This is an optimization exercise on Yosys and OpenROAD, whose aim is small area and a short achievable clock period, not a production implementation. Where RTL was checked, it was by simulation tests only, not by an equivalence proof against the original. Some runs may be left out. An edit can pass the tests and still lose a function that they never use. Function not checked in runs 2 to 4: the RTL went through the layout flow alone.

run_1/m3.png
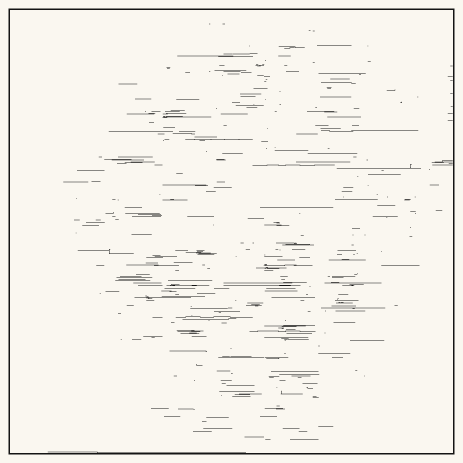
run_1/top_view.png
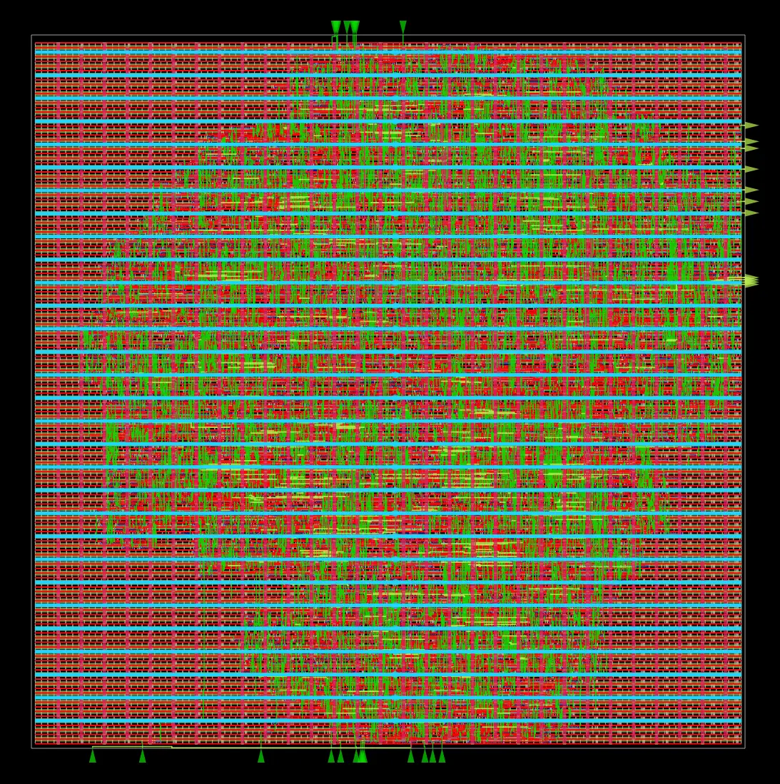
run_1/layers.png
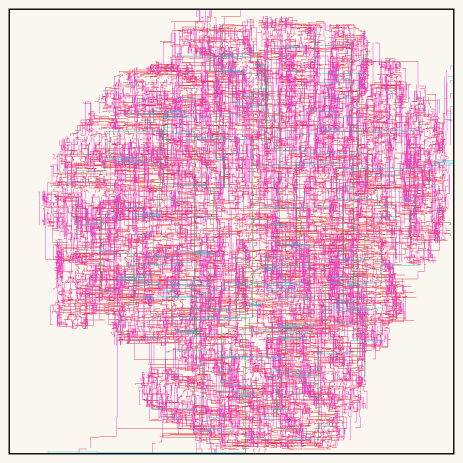
==> design/flow/design.v <==
module fir_gen 
#(parameter W1 = 9,  
            W2 = 18,   
            W3 = 19,   
            W4 = 11,   
            L  = 15)   
  (input clk,                      
   input reset,                    
   input Load_x,                   
   input  signed [W1-1:0] x_in,    
   input  signed [W1-1:0] c_in,    
   output signed [W4-1:0] y_out);  
  reg  signed [W1-1:0]  x;
  wire signed [W3-1:0]  y;
  reg  signed [W1-1:0] c [0:14];   
  wire signed [W2-1:0] p [0:14];   
  reg  signed [W3-1:0] a [0:14];   
  always @(posedge clk or posedge reset) 
    begin: Load
    integer k;   
    if (reset) begin   
      for (k=0; k<=L-1; k=k+1) c[k] <= 0;
      x <= 0;
    end else if (! Load_x) begin
      c[14] <= c_in;   
      c[13] <= c[14];  
      c[12] <= c[13];
      c[11] <= c[12];
      c[10] <= c[11];
      c[9] <= c[10];
      c[8] <= c[9];
      c[7] <= c[8];
      c[6] <= c[7];
      c[5] <= c[6];
      c[4] <= c[5];
      c[3] <= c[4];
      c[2] <= c[3];
      c[1] <= c[2];
      c[0] <= c[1];
    end else
      x <= x_in;  
  end
  always @(posedge clk or posedge reset) 
  begin: SOP
    integer k;   
    if (reset)   
      for (k=0; k<=3; k=k+1) a[k] <= 0;
    else begin  
      a[0] <= p[0] + a[1];
      a[1] <= p[1] + a[2];
      a[2] <= p[2] + a[3];
      a[3] <= p[3] + a[4];
      a[4] <= p[4] + a[5];
      a[5] <= p[5] + a[6];
      a[6] <= p[6] + a[7];
      a[7] <= p[7] + a[8];
      a[8] <= p[8] + a[9];
      a[9] <= p[9] + a[10];
      a[10] <= p[10] + a[11];
      a[11] <= p[11] + a[12];
      a[12] <= p[12] + a[13];
      a[13] <= p[13] + a[14];
      a[14] <= p[14];  
    end
  end
  assign y = a[0];
  genvar I;  
  generate
    for (I=0; I<L; I=I+1) begin : MulGen
      assign p[I] = x * c[I];
    end
  endgenerate
  assign y_out = y[W3-1:W3-W4];
endmodule
==> design/flow/run.sh <==
#!/bin/bash
# synth_recipe.tcl (not shown) runs the flow's synth.tcl, then flattens the netlist and writes it again
# the make line also repeats each setting of config.mk as NAME=value (left out here)
make -C /OpenROAD-flow-scripts/flow DESIGN_CONFIG=/design/flow/config.mk WORK_HOME=/design/flow/orfs CLKGATE_MAP_FILE= SYNTH_SCRIPT=/design/flow/synth_recipe.tcl finish
==> design/flow/config.mk <==
export PLATFORM = sky130hd
export DESIGN_NAME = fir_gen
export DESIGN_NICKNAME = fir_gen
export VERILOG_FILES = /design/flow/design.v
export SDC_FILE = /design/flow/constraint.sdc
export NUM_CORES = 4
export LEC_CHECK = 0
export CAP_MARGIN = 20
export CORE_MARGIN = 2
export CORE_UTILIZATION = 40
export SLEW_MARGIN = 20
==> design/flow/constraint.sdc <==
create_clock -name core_clock -period 6.0 [get_ports {clk}]
set_input_delay 1.2000 -clock core_clock [delete_from_list [all_inputs] [get_ports {clk}]]
set_output_delay 1.2000 -clock core_clock [all_outputs]
set_load 0.01 [all_outputs]
==> impl_metrics.ini, run 1 <==
[outcome]
status = no timing/DRC/antenna violations

[cells_and_area]
regArea_um2 = 11600
n_all_buffers = 214
clock_buffers = 74
fin_cells = 9471
dominant_cells = multi-input combinational cells
multi_input_cells = 4518
multi_input_area_share = 0.659
sh_seq_area = 0.153
fin_util = 0.439

[logic_synthesis]
syn_avg_cell_area_um2 = 9.76
synth_compound_area_frac = 0.0495
synthCells = 7122
syn_nets = 9165
synth_top_area_cell = fa_1
synth-xor-area-share = 0.0375
ys_types = 71
yosys.area.top_type_share = 0.371
yosys-top-cells-area = fa_1 37%, ha_1 13%, inv_1 10%

[placement]
io_buffers = 31

[detailed_routing]
ant_nets = 0
drt-met1-wl_um = 66900
wl_met2_um = 75900
wl_met3_um = 5840

[die]
io_pins = 32
taps = 2310

[timing]
hold_viol_final = 0
skew_ns = 0.0453
min_period_over_period = 0.956
slew_violations = 0

[clock_network]
cts_resized = 0
cts_buffers = 58

[setup_path]
worstSetupEndpointType = flip-flop
r2r-start = x[2]
worst-r2r-setup-slack_ns = 0.27
slowest_stage = dfrtp_4
crit_family = adder cells
path_depth = 18
critical_path.max_stage_delay_ns = 0.65

[global_routing]
first_global_vias = 50800
busiest_layer = met2

[worst_hold_path]
hp-class = reg2reg
Back to the opening pictures, m3.png:
The layer holds 3.8% of the routed length. The longest straight run is 141 µm. The wires run mostly horizontal.
met3 Use GR: 0.0181
detailed-route via count: 45500
final wirelength: 152000 µm

Back to the opening pictures, top_view.png:
Die Area: 177000 µm²
Die Ht: 421 µm

Back to the opening pictures, layers.png:
M2: drawn in magenta, wire length 75.9 mm. M3: drawn in cyan, wire length 5840 µm. M1: drawn in red, wire length 66.9 mm. M4: drawn in green, wire length 3450 µm.
Tot GR Track Use: 0.183
wire per inst: 16.1 µm

run 1: registers in the layout (all words and copies together), names as in the netlist:
signal,flops
a,276
c,135
x,9
run 1: cells in the final DEF, fill, tap and decap left out, types with 8 or more instances in the layout:
cell type / synthesis / layout
inv_1: 1886 / 1885
fa_1: 1287 / 1286
nand2_1: 748 / 746
ha_1: 735 / 735
and2_1: 413 / 413
xnor2_1: 235 / 235
nor2_1: 210 / 210
edfxtp_1: 208 / 208
dfrtp_1: 212 / 203
a21oi_1: 156 / 156
buf_4: 0 / 153
mux2_2: 132 / 132
o21ai_0: 80 / 79
a21o_1: 70 / 70
xor2_1: 63 / 63
clkbuf_16: 0 / 61
nand2b_1: 50 / 50
o21bai_1: 38 / 38
o21a_1: 35 / 35
clkdlybuf4s50_1: 0 / 30
buf_12: 0 / 29
nor2b_1: 26 / 26
a211oi_1: 22 / 22
nor3_1: 22 / 22
nand3_1: 20 / 20
and3_1: 18 / 18
clkinv_1: 13 / 17
o31ai_1: 17 / 17
a31o_2: 10 / 10
dfrtp_4: 0 / 9
a31oi_1: 8 / 8
clkinvlp_4: 0 / 8
clkbuf_1: 270 / 8
==> run 2: too many edits to list; what changed since run 1 <==
design/flow/design.v: 74 -> 3503 lines; modules unchanged: 0
  fir_gen: edited, 74 -> 3503 lines
run_2/top_view.png
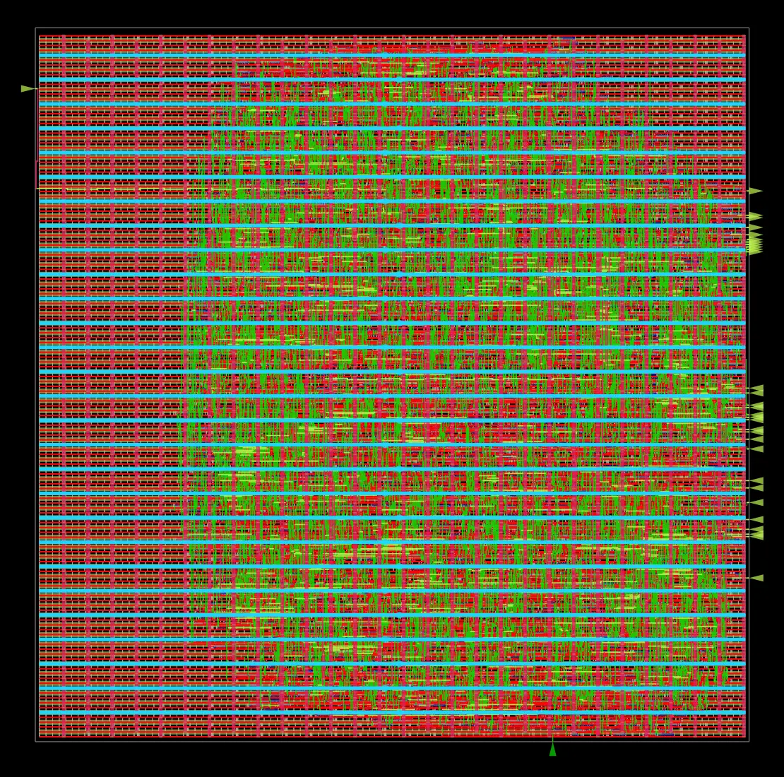
floorplan row count: 144
design area: 66400 µm²
post-route insts no fill: 8956

run_2/ff_map.png
The bar under the picture is 100 µm long.
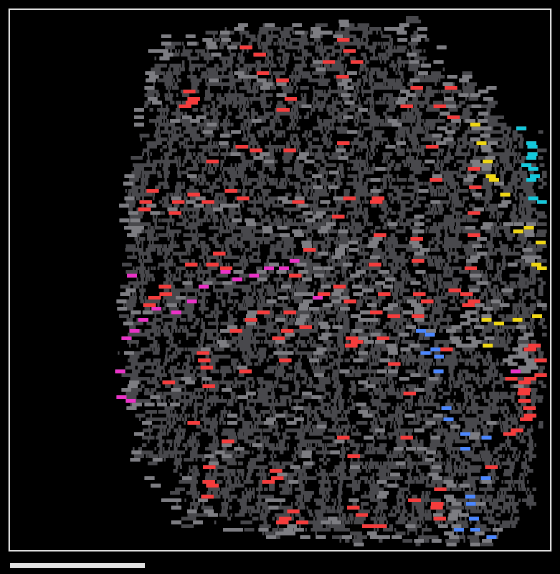
s14: drawn in blue, sequential cells 18, where lower right. k8: drawn in magenta, sequential cells 19. c: drawn in red, sequential cells 135. y: drawn in cyan, sequential cells 11. q1: drawn in yellow, sequential cells 16.
Another 528 sequential cells are not coloured.
FF+latch area: 15300 µm²
Seq area share: 0.230
Util after Layout: 0.430

==> run 2 against run 1 <==
- still clean
- die area fell by 10%
- routed wire length rose by 8.3%
- non-clock buffer count fell by 44
- first-iteration DRC count rose by 94%
- cell count fell by 5.4%
- utilization fell by 0.85 points
- synthesized area fell by 10%
- flip-flop and latch count rose by 307
- hold slack got worse by 0.21 ns
- via count rose by 4.9%
- critical path type unchanged
- critical endpoint is now k8[10]
==> impl_metrics.ini, run 2 <==
[worst_hold_path]
hp-class = reg2reg

[logic_synthesis]
yosys.area.top_type_share = 0.245
syn_nets = 8317
synth_top_area_cell = fa_1
syn_avg_cell_area_um2 = 8.55
synthCells = 7290

[die]
dieArea_um2 = 159000
taps = 2044
io_pins = 32

[placement]
io_buffers = 31

[cells_and_area]
dominant_cells = multi-input combinational cells
multi_input_cells = 4814
clock_buffers = 119
n_all_buffers = 170
largest_reg_flops = 135
multi_input_area_share = 0.606

[setup_path]
crit_family = adder cells
worstSetupEndpointType = flip-flop
r2r-start = x[6]
worst-r2r-setup-slack_ns = 1.38
slowest_stage = dfxtp_4

[timing]
slew_violations = 0
skew_ns = 0.0300
hold_viol_final = 0

[clock_network]
cts_resized = 0
cts_buffers = 85

[detailed_routing]
drt-met1-wl_um = 72900
wl_per_cell_um = 18.4

[outcome]
status = no timing/DRC/antenna violations

[global_routing]
track_usage = 0.210
use_met3 = 0.0220
run_2/m1.png
Supply wires on this layer in grey.
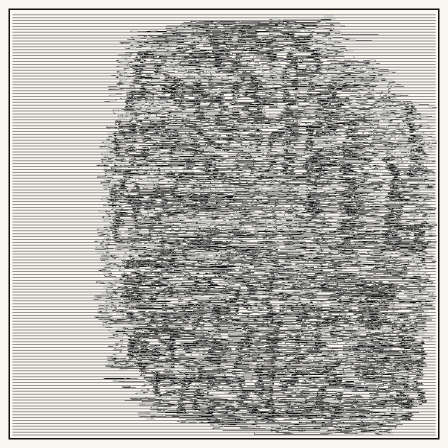
7397 nets have wire on it. The longest straight run is 69.9 µm. The wires run mostly horizontal. The layer holds 44% of the routed length. The layer carries 72.9 mm of wire.
GR Util met1: 0.283
final wirelength: 165000 µm
detailed-route via count: 47700

## run 2: cell count changes in the layout (fill, tap and decap cells not counted), sizes merged, moves of 175 or more
cell / before / now
o22ai: 1 / 176
nor2: 210 / 567
and2: 413 / 28
dfxtp: 0 / 592
a21oi: 160 / 535
maj3: 0 / 193
edfxtp: 208 / 0
ha: 735 / 243
o21ai: 87 / 620
inv: 1890 / 1042
fa: 1287 / 763
## run 2: worst reg2reg max path, delay by kind of cell (launching register included)
family                   cells  cell delay, ns
adder cells (fa/ha/maj)      4            2.07
flip-flops                   1            0.85
buffers and inverters        3            0.98
AND/OR/NAND/NOR              2            0.25
AO/OA/AOI/OAI                3            0.34
## run 2: kinds of logic (layout without fill, tap and decap cells)
| kind of cell | Yosys count | in the layout | synth area share |
|---|---|---|---|
| compound gates | 1737 | 1737 | 0.162 |
| xor+xnor | 213 | 213 | 0.0299 |
| fa+ha+maj | 1199 | 1199 | 0.325 |
| buf+inv | 1749 | 1371 | 0.111 |
| flops | 727 | 727 | 0.244 |
| mux | 192 | 192 | 0.0337 |
| simple gates | 1473 | 1473 | 0.0944 |
==> run 2 -> run 3 <==
--- a/design/flow/config.mk
+++ b/design/flow/config.mk
@@ -6,6 +6,8 @@
 export NUM_CORES = 4
 export LEC_CHECK = 0
+export ABC_CLOCK_PERIOD_IN_PS = 2800
 export CAP_MARGIN = 20
 export CORE_MARGIN = 2
-export CORE_UTILIZATION = 40
+export CORE_UTILIZATION = 55
+export SETUP_SLACK_MARGIN = 3.2
 export SLEW_MARGIN = 20
run_3/m1.png
Supply wires on this layer in grey.
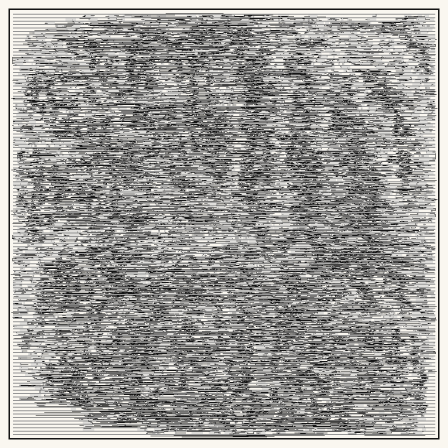
The wires run mostly horizontal. The layer carries 90.9 mm of wire.
detailed-route via count: 55500
GR Util met1: 0.518
final wirelength: 232000 µm

run_3/ff_map.png
The bar under the picture is 100 µm long.
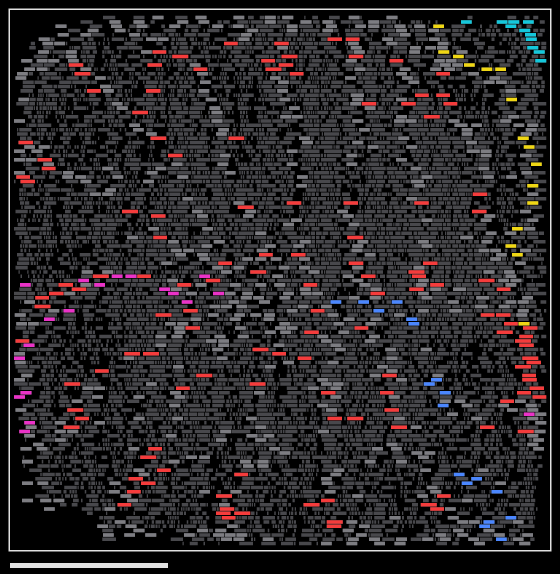
s14: drawn in blue, sequential cells 18. y: drawn in cyan, sequential cells 11, where upper right. k8: drawn in magenta, sequential cells 19, where middle left. q1: drawn in yellow, sequential cells 16. c: drawn in red, sequential cells 135, where all over the die.
Another 528 sequential cells are not coloured.
FF+latch area: 15500 µm²
Util after Layout: 0.734

==> run 3 against run 2 <==
- still clean on timing, DRC and antenna
- die area fell by 27%
- first-iteration DRC count is 73% higher
- flip-flop and latch count unchanged
- critical endpoint is now k1[10]
- largest cell class unchanged
==> impl_metrics.ini, run 3 <==
[cells_and_area]
multi_input_area_share = 0.549
n_all_buffers = 898
syn_to_final_growth_pct = 32.4
max_flop_register = c
layout_common_cells = 770 x inv_1, 656 x nand2_1, 580 x dfxtp_1
dominant_cells = multi-input combinational cells
final_area_um2 = 82600
sh_seq_area = 0.187

[detailed_routing]
drt-met1-wl_um = 90900
wl_met3_um = 26600
drc = 0
ant_nets = 0
wl_per_cell_um = 25.4
wl_met2_um = 101000

[die]
dieArea_um2 = 116000
taps = 1500
die_h_um = 341
io_pins = 32

[global_routing]
first_global_vias = 52700
grt_max_degree = 100
busiest_layer = met2
track_usage = 0.377

[setup_path]
worst-r2r-setup-slack_ns = 2.27
slowest_stage = fa_2
critical_path.max_stage_delay_ns = 0.57
worstSetupEndpointType = flip-flop

[logic_synthesis]
yosys.area.top_type_share = 0.245
synthCells = 7290
yosys-top-cells-area = fa_1 24%, dfxtp_1 19%, inv_1 6.2%
synth_mux_area_frac = 0.0337
synth_top_area_cell = fa_1
yosys.area_share.simple = 0.0944
synthAdderAreaFrac = 0.325
synth-xor-area-share = 0.0299
synth_compound_area_frac = 0.162
ys_types = 55
syn_avg_cell_area_um2 = 8.55
synth_top_family_by_area = adder cells

[timing]
min_period_over_period = 0.621
fmax_mhz = 268

[outcome]
status = no timing/DRC/antenna violations

[worst_hold_path]
hp-class = reg2reg
holdPathEnd = k9[0]

[placement]
io_buffers = 31

[clock_network]
cts_buffers = 90
clock-sinks = 727
run_3/m3.png
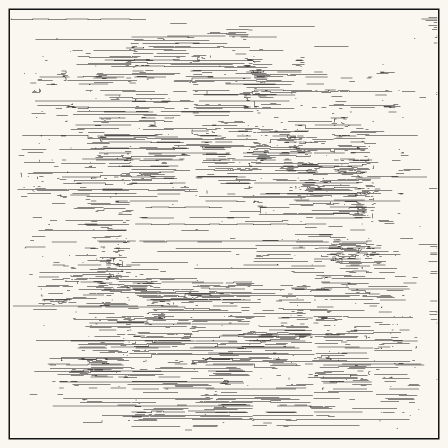
911 nets have wire on it. The wires run mostly horizontal. The layer holds 11% of the routed length. The layer carries 26.6 mm of wire. The longest straight run is 169 µm.
met3 Use GR: 0.0718

-- run 3: cell counts after synthesis --
Identical to the previous run, type by type.
-- run 3: worst max-delay path, delay by kind of cell (launching register included) --
family                   cells  cell delay (ns)
flip-flops                   1             0.50
AND/OR/NAND/NOR              1             0.07
AO/OA/AOI/OAI                2             0.64
buffers and inverters        4             0.40
adder cells (fa/ha/maj)      4             1.97
-- run 3: stage by stage --
step,setup WS (ns),instances
CTS,2.51,8955
global placement,2.03,8239
detailed placement,1.97,8239
floorplan,2.67,7290
global route,2.27,9152
finish,2.27,9156
-- run 3: worst max-delay path by stage --
stage | cells past startpoint | to | startpoint | slack, ns
after global placement | 10 | k8[10] | x[4] | 2.03
after detailed placement | 12 | k11[10] | x[4] | 1.97
final | 11 | k1[10] | x[8] | 2.27
after CTS | 12 | k7[9] | x[7] | 2.51
after floorplan | 13 | k2[8] | c[2][1] | 2.67
after global routing | 11 | k1[10] | x[8] | 2.27
-- run 3: timing repair --
action,in CTS,in global routing
gates resized for setup,1339,815
setup endpoints to repair,455,419
pin swaps,438,440
buffers inserted,451,173
gates cloned,96,23
## Run 4: large edit since run 3, in outline
design/flow/design.v: 3503 -> 3097 lines; modules unchanged: 0
  fir_gen: edited, 3503 -> 3089 lines
  fir_fa: new, 4 lines
  fir_ha: new, 4 lines
==> module fir_ha as of run 4 <==
module fir_ha (input a, input b, output s, output co);
  assign s = a ^ b;
  assign co = a & b;
endmodule
==> module fir_fa as of run 4 <==
module fir_fa (input a, input b, input c, output s, output co);
  assign s = a ^ b ^ c;
  assign co = (a & b) | (a & c) | (b & c);
endmodule
--- a/design/flow/config.mk
+++ b/design/flow/config.mk
@@ -6,8 +6,10 @@
 export NUM_CORES = 4
 export LEC_CHECK = 0
-export ABC_CLOCK_PERIOD_IN_PS = 2800
+export ABC_CLOCK_PERIOD_IN_PS = 2700
 export CAP_MARGIN = 20
 export CORE_MARGIN = 2
 export CORE_UTILIZATION = 55
-export SETUP_SLACK_MARGIN = 3.2
+export SETUP_SLACK_MARGIN = 3.3
 export SLEW_MARGIN = 20
+export SYNTH_HIERARCHICAL = 1
+export SYNTH_MINIMUM_KEEP_SIZE = 0
run_4/m1.png
Supply wires on this layer in grey.
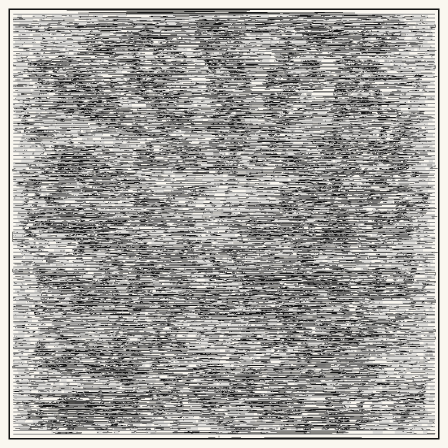
The wires run mostly horizontal. The layer holds 41% of the routed length. The layer carries 75.3 mm of wire. The longest straight run is 155 µm. 6013 nets have wire on it.
detailed-route via count: 43200
GR Util met1: 0.497
final wirelength: 185000 µm

run_4/m3.png
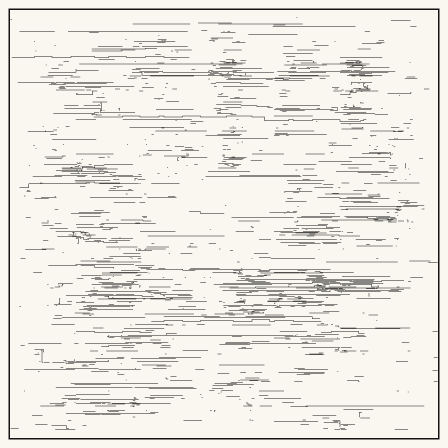
The longest straight run is 121 µm. 556 nets have wire on it. The layer carries 13800 µm of wire. The layer holds 7.4% of the routed length.
met3 Use GR: 0.0624

==> run 4 against run 3 <==
- critical path depth rose by 1
- count of clock-buffer cells in the layout shrank 12
- die area fell by 15%
- flip-flop and latch count stayed put
- routed wire length is 20% lower
==> impl_metrics.ini, run 4 <==
[logic_synthesis]
ys_types = 70
synth_top_area_cell = dfxtp_1
yosys.area_share.simple = 0.0839
yosys-top-cells-area = dfxtp_1 23%, fa_1 21%, xnor2_1 7.2%
synth_mux_area_frac = 0.0506
syn_avg_cell_area_um2 = 10.1
yosys.area.top_type_share = 0.225
synth_compound_area_frac = 0.159

[detailed_routing]
wl_met2_um = 86800
drt-met1-wl_um = 75300
wl_met3_um = 13800

[placement]
pre_cts_ws_ns = 1.53
io_buffers = 31

[global_routing]
first_global_vias = 43100
busiest_layer = met2

[timing]
slew_violations = 0
worst_slack_ns = 2.49
fmax_mhz = 285

[worst_hold_path]
hp-class = reg2reg

[cells_and_area]
layout_common_cells = 568 x dfxtp_1, 439 x buf_4, 379 x fa_2
clock_buffers = 112
multi_input_cells = 3810
layout_commonest_cell = dfxtp_1
sh_seq_area = 0.218
fin_cells = 6904
largest_reg_flops = 135
dominant_cells = multi-input combinational cells

[clock_network]
cts_buffers = 87

[setup_path]
crit_family = adder cells
critPathBufInv = 4

[die]
dieArea_um2 = 98100
taps = 1265
fp-row-count = 113

[outcome]
status = no timing/DRC/antenna violations
run_4/layers.png
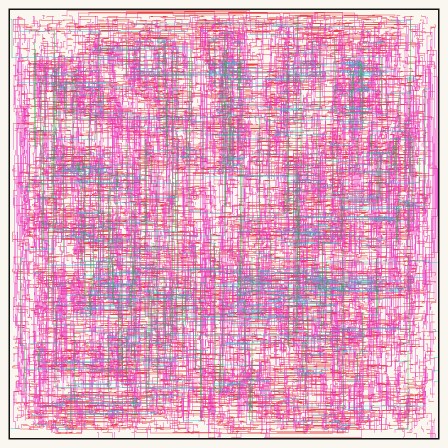
M2: drawn in magenta, wire length 86.8 mm. M1: drawn in red, wire length 75.3 mm. M3: drawn in cyan, wire length 13800 µm. M4: drawn in green, wire length 9540 µm.
wire per inst: 26.9 µm
Tot GR Track Use: 0.373

## run 4: cell count changes after synthesis, moves of 167 or more
cell	before	now
inv_1	1038	106
nand2_1	734	313
o21ai_0	612	197
a21oi_1	532	254
xnor2_1	171	431
nor2_1	566	320
fa_1	763	542
maj3_1	193	5
buf_2	254	87
## run 4: final timing paths
path | from | to | slack, ns | cells past startpoint
worst min register to register | a4_1[0] | a3_1[0] | 0.33 | 0
worst max register to register | c[5][2] | a5_1[6] | 2.49 | 12
min in group asynchronous | reset | c[1][4] | 1.14 | 3
max in group asynchronous | reset | c[4][5] | 3.94 | 4
worst min-delay path | a4_1[0] | a3_1[0] | 0.33 | 0
worst max-delay path | c[5][2] | a5_1[6] | 2.49 | 12
## run 4: stage by stage
stage	instance area, µm²	utilization
2_1_floorplan	56600	-
3_3_place_gp	56300	0.593
3_5_place_dp	56300	0.593
4_1_cts	68400	0.721
5_1_grt	71100	0.750
6_report	71100	0.750
## run 4: repair_timing
item	in CTS	in global routing
gates resized for setup	1009	329
hold endpoints to repair	0	0
buffers inserted	526	143
cloned	36	3
setup endpoints to repair	482	416
pin swaps	488	384

[afterwards: timing with drivers on the ports]
No port has a modelled driver above. Below, the same layouts with a new extraction and two added sets of constraints. Step 1 assumes that a clkbuf_16 drives the clock port and a buf_2 every other input. Step 2, shift: input delay + t, output delay - t, t = (earliest + latest rising clock arrival at the registers) / 2. This alone moves slack from input paths to output paths. Slacks: ideal / step 1 / step 2; pairs: ideal / step 1.
run	t (ns)	slack for setup (ns)	worst data-port slew with drivers (ns)
run 1	0.754	0.266 / 0.266 / 0.266	0.05
run 2	0.764	1.383 / 1.383 / 1.383	0.04
run 3	0.753	2.274 / 2.274 / 2.274	0.06
run 4	0.750	2.494 / 2.494 / 2.377	0.15
After both steps every run listed still meets setup and hold. The setup slack of run 4, which loses most, moves by 0.000 ns with the drivers and by -0.117 ns with both steps.
